Context: an optimization exercise on an open-source flow, tuned for small area and a short achievable clock period. The choices shown serve that exercise and are no tape-out recipe.
Only simulation tests tie the RTL to the original design; equivalence was not proved.
The series may have gaps, and a smaller design here may also do less where the tests do not look.

**Run 1: power grid**

Bar = 50 µm. Pins as bars on the die edge. Tap cells in gray.
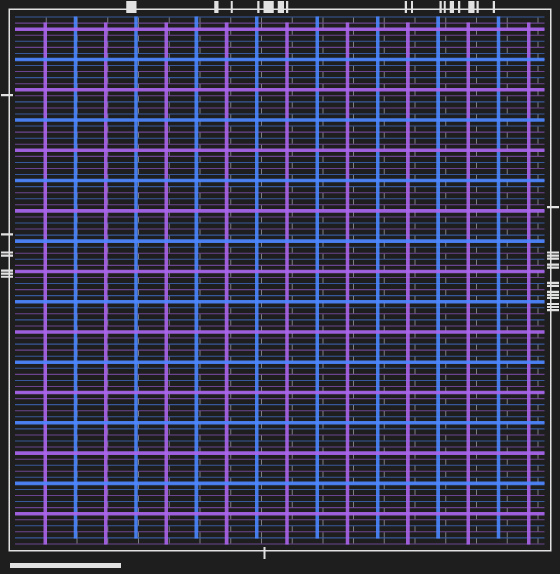
**Run 1: cells colored by class**

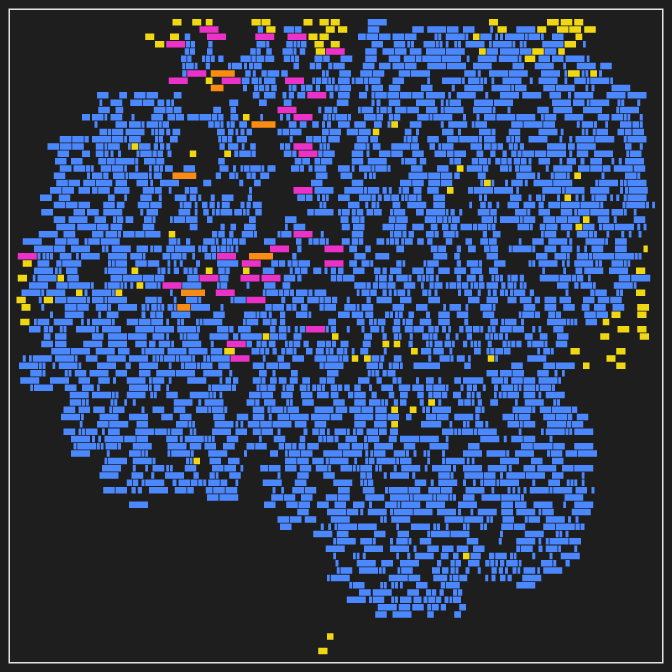
**Run 1: routed clock nets over the placement**

Bar = 50 µm.
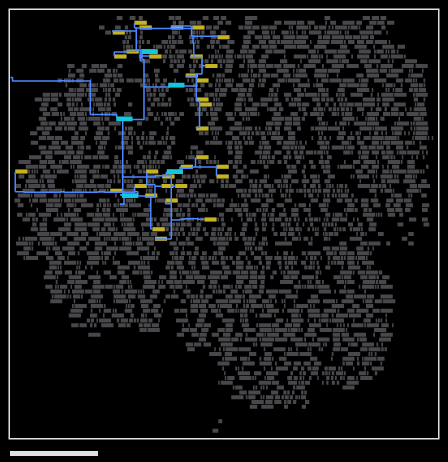
[flow/constraint.sdc]
create_clock -name core_clock -period 42.0 [get_ports {clock}]
set_input_delay 8.4000 -clock core_clock [delete_from_list [all_inputs] [get_ports {clock}]]
set_output_delay 8.4000 -clock core_clock [all_outputs]
set_load 0.01 [all_outputs]
[flow/config.mk]
export PLATFORM = sky130hd
export DESIGN_NAME = datapath
export DESIGN_NICKNAME = datapath
export VERILOG_FILES = /design/flow/design.v
export SDC_FILE = /design/flow/constraint.sdc
export NUM_CORES = 4
export LEC_CHECK = 0
export CAP_MARGIN = 20
export CORE_MARGIN = 2
export CORE_UTILIZATION = 40
export SLEW_MARGIN = 20
[flow/run.sh]
#!/bin/bash
# synth_recipe.tcl (not shown) runs the flow's synth.tcl, then flattens the netlist and writes it again
# the make line also repeats each setting of config.mk as NAME=value (left out here)
make -C /OpenROAD-flow-scripts/flow DESIGN_CONFIG=/design/flow/config.mk WORK_HOME=/design/flow/orfs CLKGATE_MAP_FILE= SYNTH_SCRIPT=/design/flow/synth_recipe.tcl finish
[flow/design.v]
module datapath (
    part,
    clock,
    value,
    positive,
    reset,
    counter,
    result
);
    input part;
    input clock;
    input [15:0] value;
    input positive;
    input reset;
    output [15:0] counter;
    output [15:0] result;
    wire [15:0] _65 = 16'b0000000000000000;
    wire [15:0] _64 = 16'b0000000000000000;
    wire _102;
    wire _100;
    wire _101;
    wire _103;
    wire [15:0] _104;
    wire _96;
    wire _92;
    wire _93;
    wire _90;
    wire _91;
    wire _94;
    wire _95;
    wire _97;
    wire [15:0] _98;
    wire _86;
    wire _84;
    wire _81;
    wire _82;
    wire _79;
    wire _80;
    wire _83;
    wire _85;
    wire _87;
    wire [15:0] _88;
    wire [41:0] _73 = 42'b000000000000000000000010100011110101110001;
    wire [25:0] _71 = 26'b00000000000000000000000000;
    wire [41:0] _72;
    wire [83:0] _74;
    wire [57:0] _75;
    wire [25:0] _70 = 26'b00000000000000000000000000;
    wire [83:0] _76;
    wire [15:0] _77;
    wire [15:0] _78;
    wire [15:0] _89;
    wire [15:0] _99;
    wire [15:0] _105;
    wire [15:0] _67 = 16'b0000000000000001;
    wire [15:0] _68;
    wire [15:0] _62 = 16'b0000000000000000;
    wire [15:0] _58 = 16'b0000000001100100;
    wire [41:0] _53 = 42'b000000000000000000000010100011110101110001;
    wire [25:0] _51 = 26'b00000000000000000000000000;
    wire [41:0] _52;
    wire [83:0] _54;
    wire [57:0] _55;
    wire [25:0] _50 = 26'b00000000000000000000000000;
    wire [83:0] _56;
    wire [15:0] _57;
    wire [31:0] _59;
    wire [15:0] _60;
    wire [15:0] _48 = 16'b0000000000110010;
    wire [15:0] _44 = 16'b0000000001100100;
    wire [41:0] _39 = 42'b000000000000000000000010100011110101110001;
    wire [25:0] _37 = 26'b00000000000000000000000000;
    wire [41:0] _38;
    wire [83:0] _40;
    wire [57:0] _41;
    wire [25:0] _36 = 26'b00000000000000000000000000;
    wire [83:0] _42;
    wire [15:0] _43;
    wire [31:0] _45;
    wire [15:0] _46;
    wire [15:0] _34;
    wire [15:0] _29 = 16'b0000000001100100;
    wire [41:0] _24 = 42'b000000000000000000000010100011110101110001;
    wire [25:0] _22 = 26'b00000000000000000000000000;
    wire [41:0] _23;
    wire [83:0] _25;
    wire [57:0] _26;
    wire [25:0] _21 = 26'b00000000000000000000000000;
    wire [83:0] _27;
    wire [15:0] _28;
    wire [31:0] _30;
    wire [15:0] _31;
    wire [15:0] _32;
    wire [15:0] _19 = 16'b0000000001100100;
    wire [15:0] _20;
    wire [15:0] _33;
    wire [15:0] _35;
    wire [15:0] _47;
    wire [15:0] _49;
    wire [15:0] _61;
    wire _63;
    wire [15:0] _69;
    wire _2;
    wire [15:0] _106;
    wire [15:0] _107;
    wire [15:0] _3;
    reg [15:0] _66;
    wire vdd = 1'b1;
    wire [15:0] _16 = 16'b0000000000000000;
    wire [15:0] _15 = 16'b0000000000000000;
    wire _6;
    wire [15:0] _137 = 16'b0000000000110010;
    wire [15:0] _133 = 16'b0000000001100100;
    wire [41:0] _128 = 42'b000000000000000000000010100011110101110001;
    wire [25:0] _126 = 26'b00000000000000000000000000;
    wire [41:0] _127;
    wire [83:0] _129;
    wire [57:0] _130;
    wire [25:0] _125 = 26'b00000000000000000000000000;
    wire [83:0] _131;
    wire [15:0] _132;
    wire [31:0] _134;
    wire [15:0] _135;
    wire [15:0] _123;
    wire [15:0] _118 = 16'b0000000001100100;
    wire [41:0] _113 = 42'b000000000000000000000010100011110101110001;
    wire [25:0] _111 = 26'b00000000000000000000000000;
    wire [41:0] _112;
    wire [83:0] _114;
    wire [57:0] _115;
    wire [25:0] _110 = 26'b00000000000000000000000000;
    wire [83:0] _116;
    wire [15:0] _117;
    wire [31:0] _119;
    wire [15:0] _120;
    wire [15:0] _8;
    wire [15:0] _121;
    wire [15:0] _108 = 16'b0000000001100100;
    wire [15:0] _109;
    wire [15:0] _122;
    wire _10;
    wire [15:0] _124;
    wire [15:0] _136;
    wire _12;
    wire [15:0] _138;
    wire [15:0] _13;
    reg [15:0] _18;
    assign _102 = _49 == _62;
    assign _100 = _18 == _62;
    assign _101 = ~ _100;
    assign _103 = _101 & _102;
    assign _104 = _103 ? _67 : _62;
    assign _96 = _49 < _18;
    assign _92 = _49 == _62;
    assign _93 = ~ _92;
    assign _90 = _18 == _62;
    assign _91 = ~ _90;
    assign _94 = _91 & _93;
    assign _95 = _94 & _10;
    assign _97 = _95 & _96;
    assign _98 = _97 ? _67 : _62;
    assign _86 = _18 < _49;
    assign _84 = ~ _10;
    assign _81 = _49 == _62;
    assign _82 = ~ _81;
    assign _79 = _18 == _62;
    assign _80 = ~ _79;
    assign _83 = _80 & _82;
    assign _85 = _83 & _84;
    assign _87 = _85 & _86;
    assign _88 = _87 ? _67 : _62;
    assign _72 = { _71, _8 };
    assign _74 = _72 * _73;
    assign _75 = _74[83:26];
    assign _76 = { _70, _75 };
    assign _77 = _76[15:0];
    assign _78 = _66 + _77;
    assign _89 = _78 + _88;
    assign _99 = _89 + _98;
    assign _105 = _99 + _104;
    assign _68 = _66 + _67;
    assign _52 = { _51, _49 };
    assign _54 = _52 * _53;
    assign _55 = _54[83:26];
    assign _56 = { _50, _55 };
    assign _57 = _56[15:0];
    assign _59 = _57 * _58;
    assign _60 = _59[15:0];
    assign _38 = { _37, _35 };
    assign _40 = _38 * _39;
    assign _41 = _40[83:26];
    assign _42 = { _36, _41 };
    assign _43 = _42[15:0];
    assign _45 = _43 * _44;
    assign _46 = _45[15:0];
    assign _34 = _18 + _32;
    assign _23 = { _22, _8 };
    assign _25 = _23 * _24;
    assign _26 = _25[83:26];
    assign _27 = { _21, _26 };
    assign _28 = _27[15:0];
    assign _30 = _28 * _29;
    assign _31 = _30[15:0];
    assign _32 = _8 - _31;
    assign _20 = _18 + _19;
    assign _33 = _20 - _32;
    assign _35 = _10 ? _34 : _33;
    assign _47 = _35 - _46;
    assign _49 = _12 ? _48 : _47;
    assign _61 = _49 - _60;
    assign _63 = _61 == _62;
    assign _69 = _63 ? _68 : _66;
    assign _2 = part;
    assign _106 = _2 ? _105 : _69;
    assign _107 = _12 ? _62 : _106;
    assign _3 = _107;
    always @(posedge _6) begin
        _66 <= _3;
    end
    assign _6 = clock;
    assign _127 = { _126, _124 };
    assign _129 = _127 * _128;
    assign _130 = _129[83:26];
    assign _131 = { _125, _130 };
    assign _132 = _131[15:0];
    assign _134 = _132 * _133;
    assign _135 = _134[15:0];
    assign _123 = _18 + _121;
    assign _112 = { _111, _8 };
    assign _114 = _112 * _113;
    assign _115 = _114[83:26];
    assign _116 = { _110, _115 };
    assign _117 = _116[15:0];
    assign _119 = _117 * _118;
    assign _120 = _119[15:0];
    assign _8 = value;
    assign _121 = _8 - _120;
    assign _109 = _18 + _108;
    assign _122 = _109 - _121;
    assign _10 = positive;
    assign _124 = _10 ? _123 : _122;
    assign _136 = _124 - _135;
    assign _12 = reset;
    assign _138 = _12 ? _137 : _136;
    assign _13 = _138;
    always @(posedge _6) begin
        _18 <= _13;
    end
    assign counter = _18;
    assign result = _66;
endmodule
==> flow_results.org, run 1 <==
** GRT
- Number of global-route vias before repair :: 18200
- Global routing used 19.9% of the available tracks across all layers.
- Entering global routing, the biggest net connects 41 pins.
- The number of antenna violations at the first check in global routing was 0.
- The first global-routing pass estimated 93800 µm of wire.

** Logic synthesis
- Number of storage elements in the synthesis netlist :: 32
- Mapped Cells :: between 2000 and 2500
- Most frequently used flop master after synthesis :: dfxtp_1
- Sequential elements use ~2.8% of the synthesized area.
- Of all flip-flops after synthesis, the portion carrying an async set or reset was 0%.
- Post-synth design cell area :: approximately 23000 µm²

** Route
- Dividing the detail-routed wire length by the instance count gives ~17 µm.
- First-pass iteration count of the detailed router :: 5
- The routed design has about 58000 µm of wire.
- After detailed routing, the number of remaining DRC violations is 0.
- Number of nets with antenna violations after routing :: 0
- The first routing iteration left 747 violations.
- Dividing the detail-routed via count by the number of cells gives a little over 5.

** Setup path
- For this run, the slowest stage of the critical path takes approximately 0.7 ns.
- STA puts the critical path data required time at 42.21 ns.
- In this run the worst path has a maximum fanout of 9.
- The worst setup path is captured at a register.
- By startpoint and endpoint, the worst setup path is classified as input pin to register.
- Critical path data arrival time :: 40.64 ns
- The startpoint identified for the worst register-to-register timing path is _18[0]$_DFF_P_.
- The worst register-to-register path has a depth of 101.
- The cell that appears most often on the critical path is ha_1.
- STA classifies the critical path startpoint as an input pin.
- In this run the critical register-to-register path is captured at _66[13]$_SDFFE_PP0P_.

** Status
- The flow ran to the end and the layout has no timing, DRC or antenna violations.

** Layout
- After filler insertion, the fill cell instance count of the layout stands at 5469.
- In the final layout, the multi-input gates occupy 20000 µm².
- For this run, the post-layout net count is between 3000 and 4000.
- Diodes inserted :: 0
- In the final layout, the share of cells above drive strength 1 is 4.76%.

** Timing
- The final hold violation count came to 0.
- Tmin final :: 40.43 ns
- Measured against its own limit, the worst slew margin works out to 31.7%.
- On the final layout, the worst clock skew is 0.0109 ns.
- In the finished design, the share of the clock period the worst path needs comes to 96.3%.
- For the pin with the worst max-slew slack, the measured transition is ~1 ns.
- Setup violations remaining at the end of the flow were counted as 0.

** Worst hold path
- The worst hold path terminates at _66[14]$_SDFFE_PP0P_.
- The worst hold path was traced through 2 stages.

** Clock tree
- No sink is reached through more buffers than the 2 on the longest clock path.
- Number of buffers created by CTS :: 5
- The H-tree generated during clock tree synthesis spans 2 levels.
- TritonCTS built the clock tree.
- Clock Tree Root :: clkbuf_16

** Floorplan
- Once the floorplan was initialized, standard cells occupied 40.4% of the core.
- During I/O placement, the number of pins put on the boundary was 52.

** Placed design
- Port Buffer Count :: 51
- Placer congestion estimate :: 0.919
- Prior to clock tree synthesis, the placed netlist has a worst setup slack of -0.0837 ns.
- Post-detail-place hpwl :: 50700 µm
- In this run the cell area measured after placement is 24400 µm².

** Run
- Across the run, the number of max-cap violations was 0.
-- 'power grid' (at the start) --
[purple] VSS
[blue] VDD
signal pins: 52
met1 rails: 88
met5 straps: 17
met4 straps: 17
DIE HEIGHT: 243 µm
Core Area: 56300 µm²
width of the chip: 243 µm

-- 'cells colored by class' (at the start) --
[magenta] registers | cells: 32 | share of their area: 2.7%
[yellow] remaining buffers and delay cells | cells: 98 | share of their area: 3.7%
[orange] clock drivers and dummy loads | cells: 7 | share of their area: 0.64%
[blue] remaining logic cells | cells: 2425 | share of their area: 93%

-- 'routed clock nets over the placement' (at the start) --
[blue] clock wires | length: 708 µm
[cyan] clock-net drivers | count: 5
[yellow] flip-flops | count: 32
routed clock nets: 6

-- run 1: worst max-delay path: cells and delay by family --
| family | cells | cell delay (ns) |
|---|---|---|
| XOR/XNOR | 9 | 1.43 |
| AO/OA/AOI/OAI | 41 | 7.51 |
| adder cells (fa/ha/maj) | 38 | 14.80 |
| buffers and inverters | 18 | 1.71 |
| AND/OR/NAND/NOR | 27 | 6.75 |
-- run 1: worst max path at each step --
stage              from  cells past startpoint              endpoint  slack, ns
4_1_cts        value[2]                    134  _66[13]$_SDFFE_PP0P_       0.19
3_5_place_dp   value[2]                    134  _66[15]$_SDFFE_PP0P_      -0.08
6_report       value[9]                    133  _66[13]$_SDFFE_PP0P_       1.57
3_3_place_gp   value[8]                    132  _66[15]$_SDFFE_PP0P_       0.89
2_1_floorplan  value[4]                    134  _66[14]$_SDFFE_PP0P_       3.18
5_1_grt        value[3]                    135  _66[15]$_SDFFE_PP0P_      -0.17
-- run 1: synthesized netlist by cell type (all sizes together), types with 3 or more instances --
cell,instances,share of area (%)
clkbuf,10,0.16
and2,13,0.36
or4,8,0.30
nand2b,39,1.1
nor3,33,0.73
or2,10,0.27
nor2,86,1.4
a211o,3,0.12
o21bai,18,0.59
nand3b,4,0.13
mux2i,4,0.18
inv,613,10
or3,16,0.44
a21o,45,1.5
dfxtp,32,2.8
o41a,3,0.15
a2111oi,5,0.19
o21ai,65,1.4
o2111ai,7,0.27
a211oi,12,0.40
nand2,58,0.96
and4,3,0.12
o31ai,5,0.25
mux2,7,0.35
a21boi,7,0.23
nor2b,15,0.41
a21oi,111,2.4
and3,15,0.43
fa,318,28
a31o,3,0.12
nor4,14,0.41
o211ai,7,0.23
o21a,22,0.73
xor2,27,1.0
nand3,41,0.90
nand4,20,0.55
a221oi,3,0.14
a31oi,14,0.44
xnor2,87,3.4
ha,631,35
buf,5,0.13
-- run 1: area by class of cell --
| class | instances | area share (%) |
|---|---|---|
| flip-flops and latches | 32 | 2.57 |
| inverters | 613 | 9.27 |
| clock buffers | 7 | 0.613 |
| well taps | 756 | 3.80 |
| repair buffers | 98 | 3.58 |
| multi-input cells | 1812 | 80.2 |
-- run 1: layer usage --
layer / global-route usage, % / part of all wire [%] / vias to the layer above
met1: 26.6 / 45 / 8470
li1: - / - / 8318
met2: 34.6 / 49 / 314
met5: 0 / 0 / -
met4: 4.85 / 2.4 / 0
met3: 1.64 / 3.3 / 78
-- run 1: sequential cells by signal, summed over array words and instances, names as in the netlist --
name  flops
_66      16
_18      16
-- run 1: cell usage in the layout, fill, tap and decap left out, types with 45 or more instances in the layout --
cell and n:
a21o_1 45, a21oi_1 104, buf_4 45, fa_1 315, ha_1 630, inv_1 610, nand2_1 58, nor2_1 82
o21ai_0 56, xnor2_1 85
-- run 1: per-stage QoR --
stage                     hold slack, ns  utilization, %  TNS (ns)  std cells
after global placement             0.477            43.3         0       3291
after global routing               0.540            44.2     -1.23       3318
after CTS                          0.511            43.5         0       3298
after floorplan                    0.502               -         0       2472
after detailed placement           0.495            43.3    -0.249       3291
final                              0.512            44.2         0       3318
-- run 1: repair_timing --
item / 4_1_cts / 5_1_grt
hold buffers: 0 / 0
buffers inserted: 0 / 20
endpoints found under the setup margin: 0 / 16
gates resized for setup: 0 / 60
-- run 1: kinds of logic after synthesis --
logic type | after synthesis | share of synthesized area, %
compound gates | 354 | 10.2
flops | 32 | 2.81
fa+ha+maj | 949 | 62.7
mux | 11 | 0.522
simple gates | 382 | 8.78
buf+inv | 628 | 10.4
xor+xnor | 116 | 4.62
--- run 2 (diff from run 1) ---
==> flow/design.v (replaced) <==
module datapath (
    input part,
    input clock,
    input [15:0] value,
    input positive,
    input reset,
    output [15:0] counter,
    output [15:0] result
);
    reg [6:0] c;
    reg [15:0] res;
    wire [6:0] m = positive ? c : (c == 7'd0 ? 7'd0 : 7'd100 - c);
    wire [16:0] s = {1'b0, value} + {10'd0, m};
    wire [9:0] q = s / 17'd100;
    wire [6:0] rr = s % 17'd100;
    wire [6:0] nw = positive ? rr : (rr == 7'd0 ? 7'd0 : 7'd100 - rr);
    wire [15:0] inc = part ? {6'd0, q} : {15'd0, rr == 7'd0};
    always @(posedge clock) begin
        if (reset) begin
            c <= 7'd50;
            res <= 16'd0;
        end else begin
            c <= nw;
            res <= res + inc;
        end
    end
    assign counter = {9'd0, c};
    assign result = res;
endmodule
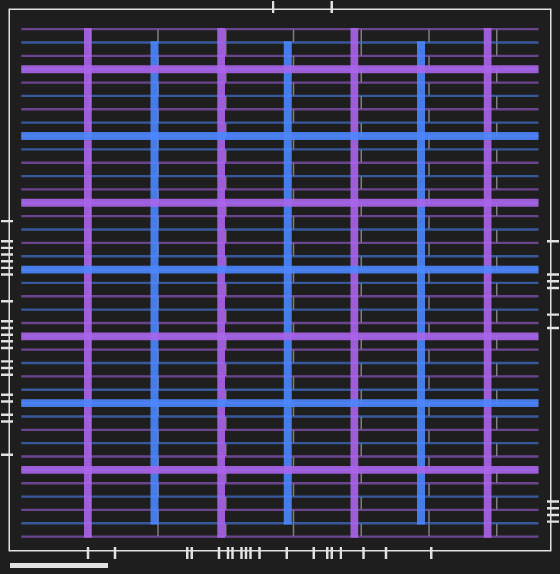
**Above:** run 2 (power grid).
Bar = 20 µm. Pins as bars on the die edge. Tap cells in gray.
[purple] VSS
[blue] VDD
met4 straps: 7
met5 straps: 7
rows: 38
signal pins: 52
width of the chip: 110 µm
DIE HEIGHT: 110 µm

==> run 2 against run 1 <==
Global-route usage grew 1.9 points; wire length shrank 78%; register-to-register slack gained 13 ns; die area shrank 79%; flip-flop and latch count shrank 9; highest routed layer unchanged; largest cell class unchanged.
==> flow_results.org, run 2 <==
** Status
- Result of the run: no timing/DRC/antenna violations (unchanged).

** Timing
- The share of the cycle needed by the critical path after routing was 47.7% (was 96.3%).
- The total count of max-transition violations in the final report came to 0 (unchanged).
- The final hold slack is 0.521 ns (was 0.512 ns).
- Headroom to the max-slew limit :: 37.2% (was 31.7%)
- Final count of negative-setup-slack endpoints :: 0 (unchanged)
- Sum of negative setup slack :: 0 ns (unchanged)
- The shortest clock period the worst path allows after layout is 20.04 ns (was 40.43 ns).
- Final hold vios :: 0 (unchanged)
- Least-Margin Pin Slew :: 0.939 ns (was 0.998 ns)
- The maximum clock frequency came to 49.9 MHz (was 24.7 MHz).
- PnR worst setup slack :: 21.96 ns (was 1.57 ns)
- Setup repair after global routing left no endpoint under its margin.

** Layout
- The commonest non-fill, non-tap cell in the layout was nor2_1 (was ha_1).
- The total number of nets in the final design came to 667 (was 3531).
- The proportion of layout cells with a drive suffix above 1 came to 9.44% (was 4.76%).
- Diodes inserted :: 0 (unchanged)
- Fin cells :: 765 (was 3318)
- More flip-flops sit in one register than any other, and that register is res.
- Post-route core utilization :: 45.8% (was 44.2%)
- The register with the most flip-flops in the layout has 16 of them.
- Area delta synth->final :: 11.0% (was 9.36%)
- Largest regs: res (16), c (7) (was _18 (16), _66 (16)).
- Top library cells by usage in the layout, fill and taps aside :: nor2_1 (47), a21oi_1 (44), clkdlybuf4s50_1 (42), nand2_1 (40), xnor2_1 (32) (was ha_1 (630), inv_1 (610), fa_1 (315), a21oi_1 (104), xnor2_1 (85))

** Clock tree
- Later-pin clock latency in the skew report :: 0.27 ns (was 0.30 ns)
- The number of sinks driven by the clock tree came to 23 (was 32).
- Post-CTS Resized :: 0 (unchanged)
- Setup Fix Bufs, Post-CTS :: 0 (unchanged)
- The total clock buffers created by CTS came to 3 (was 5).
- The number of buffers inserted by hold repair at cts is 0 (unchanged).
- The maximum root-to-sink buffer count came to 2 (unchanged).
- Clock Tree Root :: clkbuf_8 (was clkbuf_16)
- The maximum level of the CTS H-tree is 1 (was 2).
- The clock tree from TritonCTS was built (unchanged).
- Clock-pin slew of the registers on the worst-case setup and hold paths :: 0.09 ns (was 0.05 ns)

** Setup path
- The critical-path cell with the highest stage delay is a2111oi_0 (was fa_2).
- The classification of the worst setup path is input pin to register (unchanged).
- The worst stage delay on the critical path came to 0.69 ns (was 0.68 ns).
- Reg-to-reg slack, setup :: 30.20 ns (was 17.15 ns)
- Critical Path Fanout Max :: 11 (was 9)
- The critical path capture point type is a register (unchanged).
- The nature of the critical path startpoint was an input pin (unchanged).
- The arrival time of data at the critical path endpoint is 20.18 ns (was 40.64 ns).
- The required time of the critical path came to 42.14 ns (was 42.21 ns).

** Floorplan
- Io pins :: 52 (unchanged)
- Core Area :: 10900 µm² (was 56300 µm²)
- Site row count :: 38 (was 87)
- Die ar. :: 12100 µm² (was 58800 µm²)
- The effective utilization at floorplan is 41.3% (was 40.4%).

** Logic synthesis
- The number of warnings issued by yosys was 1 (unchanged).
- Portion of netlist area occupied by mux cells :: 1.48% (was 0.522%)
- Average footprint of a synthesized cell :: 7.46 µm² (was 9.21 µm²)
- Main area contributors after synthesis: dfxtp_1 (10%), xnor2_1 (6.2%), ha_1 (5.3%) (was ha_1 (35%), fa_1 (28%), inv_1 (10%)).
- Most frequently used flop master after synthesis :: dfxtp_1 (unchanged)
- Cell types with the highest counts after synthesis :: nor2_1 (47), a21oi_1 (44), nand2_1 (40) (was ha_1 (631), inv_1 (613), fa_1 (318))
- The area of the mapped netlist is 4490 µm² (was 22800 µm²).
- The async set-reset flop share out of synthesis is 0% (unchanged).
- The number of enable flip-flop cells after synthesis came to 0 (unchanged).
- The distinct cell type count of the synthesized netlist was 98 (was 80).
- The share of synthesized cell area in and, or, nand and nor gates came to 26.5% (was 8.78%).
- XOR/XNOR share of the synthesized area :: 9.69% (was 4.62%)
- Area fraction in compound gates after synthesis :: 40.6% (was 10.2%)
- The number of instances in the synthesized netlist was 602 (was 2472).
- Most frequently used cell type in the post-synthesis netlist :: nor2_1 (was ha_1)
- The dominant cell type by area after synthesis is dfxtp_1 (was ha_1).
- Sequential share of the synthesized area :: 10.2% (was 2.81%)
- Post-synthesis share of cell area spent on full adders, half adders and majority gates :: 6.18% (was 62.7%)
- The main combinational cell family by area after synthesis was compound AO/OA/AOI/OAI gates (was adder cells).
- Share of Yosys cell area claimed by the top area cell type :: 10.2% (was 34.7%)
- The total of flip-flops plus latches after synthesis came to 23 (was 32).

** GRT
- The total global routing track utilization came to 21.8% (was 19.9%).
- The number of antenna violations at the first check in global routing came to 0 (unchanged).
- Overflow after GRT :: 0 (unchanged)
- The pin count of the biggest net entering global routing came to 25 (was 41).
- The fraction of met3 tracks used by global routing was 1.82% (was 1.64%).
- The wire length of the first global-routing pass was 21500 µm (was 93800 µm).
- The number of global-route vias before repair is 4445 (was 18200).
- The met2 capacity usage during global routing came to 37.6% (was 34.6%).
- The met1 track demand over resource in global routing was 28.8% (was 26.6%).
- The most utilized layer in the global route result is met2 (unchanged).

** Run
- The number of maximum-capacitance violations was 0 (unchanged).

** Route
- The post-detailed-route via-to-cell ratio is 6.25 (was 5.18).
- The total length of routed wires is 13000 µm (was 57700 µm).
- The count of nets left with antenna violations after detail routing came to 0 (unchanged).
- The final routed wire length divided by cell count was 17.0 µm (was 17.4 µm).
- The number of iterations in the first detailed-routing pass came to 5 (unchanged).
- The DRC violation count after routing was 0 (unchanged).
- The DRC violation total after the first TritonRoute iteration was 220 (was 747).
- The total vias in the final route is 4778 (was 17200).

** Placed design
- The final estimated routing congestion in global placement was 0.944 (was 0.919).
- The number of instances in the placed design is 761 (was 3291).
- Post-place setup slack :: 21.85 ns (was -0.0837 ns)
- Post-detail-place hpwl :: 10400 µm (was 50700 µm)
- Port Buffer Count :: 42 (was 51)

** Worst hold path
- The type of the most critical hold path is register to register (unchanged).
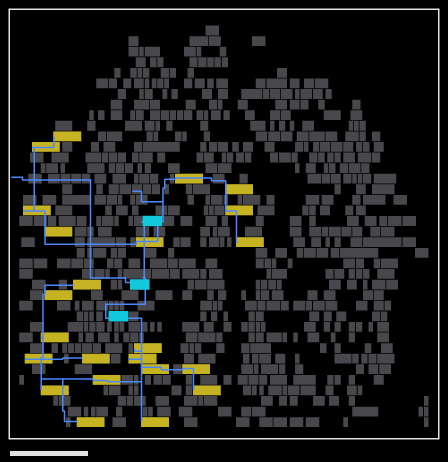
**Above:** run 2 (routed clock nets over the placement).
Bar = 20 µm.
clk_skew: 0.00224 ns

[run 2: cell count changes after synthesis, moves of 14 or more]
cell | before | now
a21o_1 | 45 | 16
nand2_1 | 58 | 40
o21ai_0 | 58 | 25
nand3_1 | 41 | 18
xnor2_1 | 86 | 32
nor3_1 | 33 | 19
nand2b_1 | 39 | 7
inv_1 | 613 | 14
ha_1 | 631 | 19
fa_1 | 318 | 2
a21oi_1 | 111 | 44
nor2_1 | 86 | 47
[run 2: cell type report]
cell class                 instances  area [µm²]
clock buffer                       3        41.3
clock inverter                     1        7.51
fill                            1118        5900
inverter                          14        52.6
multi-input combinational        542        3830
sequential                        23         460
tap                              140         175
timing repair buffer              42         420
[run 2: worst max-delay path, delay by kind of cell]
kind	cells	cell delay, ns
compound gates	21	5.54
buf+inv	2	0.75
mux	1	0.32
xor+xnor	1	0.14
fa+ha+maj	3	1.05
simple gates	19	3.96
[run 2: stage by stage]
step | instance area, µm²
CTS | 4990
global placement | 4940
floorplan | 4520
global route | 4990
detailed placement | 4940
finish | 4990
[run 2: final timing paths]
kind / start / end / depth (start not counted)
max: positive / res[12]$_SDFF_PP0_ / 47
min: res[15]$_SDFF_PP0_ / res[15]$_SDFF_PP0_ / 2
max reg2reg: c[0]$_SDFF_PP0_ / res[12]$_SDFF_PP0_ / 47
min reg2reg: res[15]$_SDFF_PP0_ / res[15]$_SDFF_PP0_ / 2
[run 2: cell families (layout without fill, tap and decap cells)]
logic type	count (synthesis)	count (layout)
AO/OA/AOI/OAI	239	239
AND/OR/NAND/NOR	219	219
multiplexers	6	6
XOR/XNOR	48	48
other	1	9
buffers and inverters	45	60
flip-flops	23	23
adder cells (fa/ha/maj)	21	21
[run 2: layer usage]
layer / part of all wire, % / vias to the layer above / routed length [µm]
met2: 47 / 169 / 6120
met3: 4.3 / 22 / 563
met1: 46 / 2228 / 6020
met4: 2.0 / 0 / 263
met5: 0 / - / 0
li1: - / 2359 / -

==> port drivers added, routing unchanged <==
Ports are ideal in the flow. The routed layouts listed here were re-timed in OpenROAD. Step 1 assumes that a clkbuf_16 drives the clock port and a buf_2 every other input. Step 2 also shifts input and output timing later by t, the mid clock arrival at the registers, as if the neighbouring blocks saw the same clock. Three values: ideal ports, drivers, drivers and shift; two values: the first two.
run | t (ns) | slack for setup (ns) | worst setup path at the end
run 1 | 0.325 | 1.575 / 1.586 / 1.262 | input to register
run 2 | 0.301 | 21.957 / 21.966 / 21.664 | input to register
After both steps setup and hold are still met in every run listed. For run 1, which loses most, drivers alone change the setup slack by +0.011 ns; drivers and shift together by -0.313 ns.
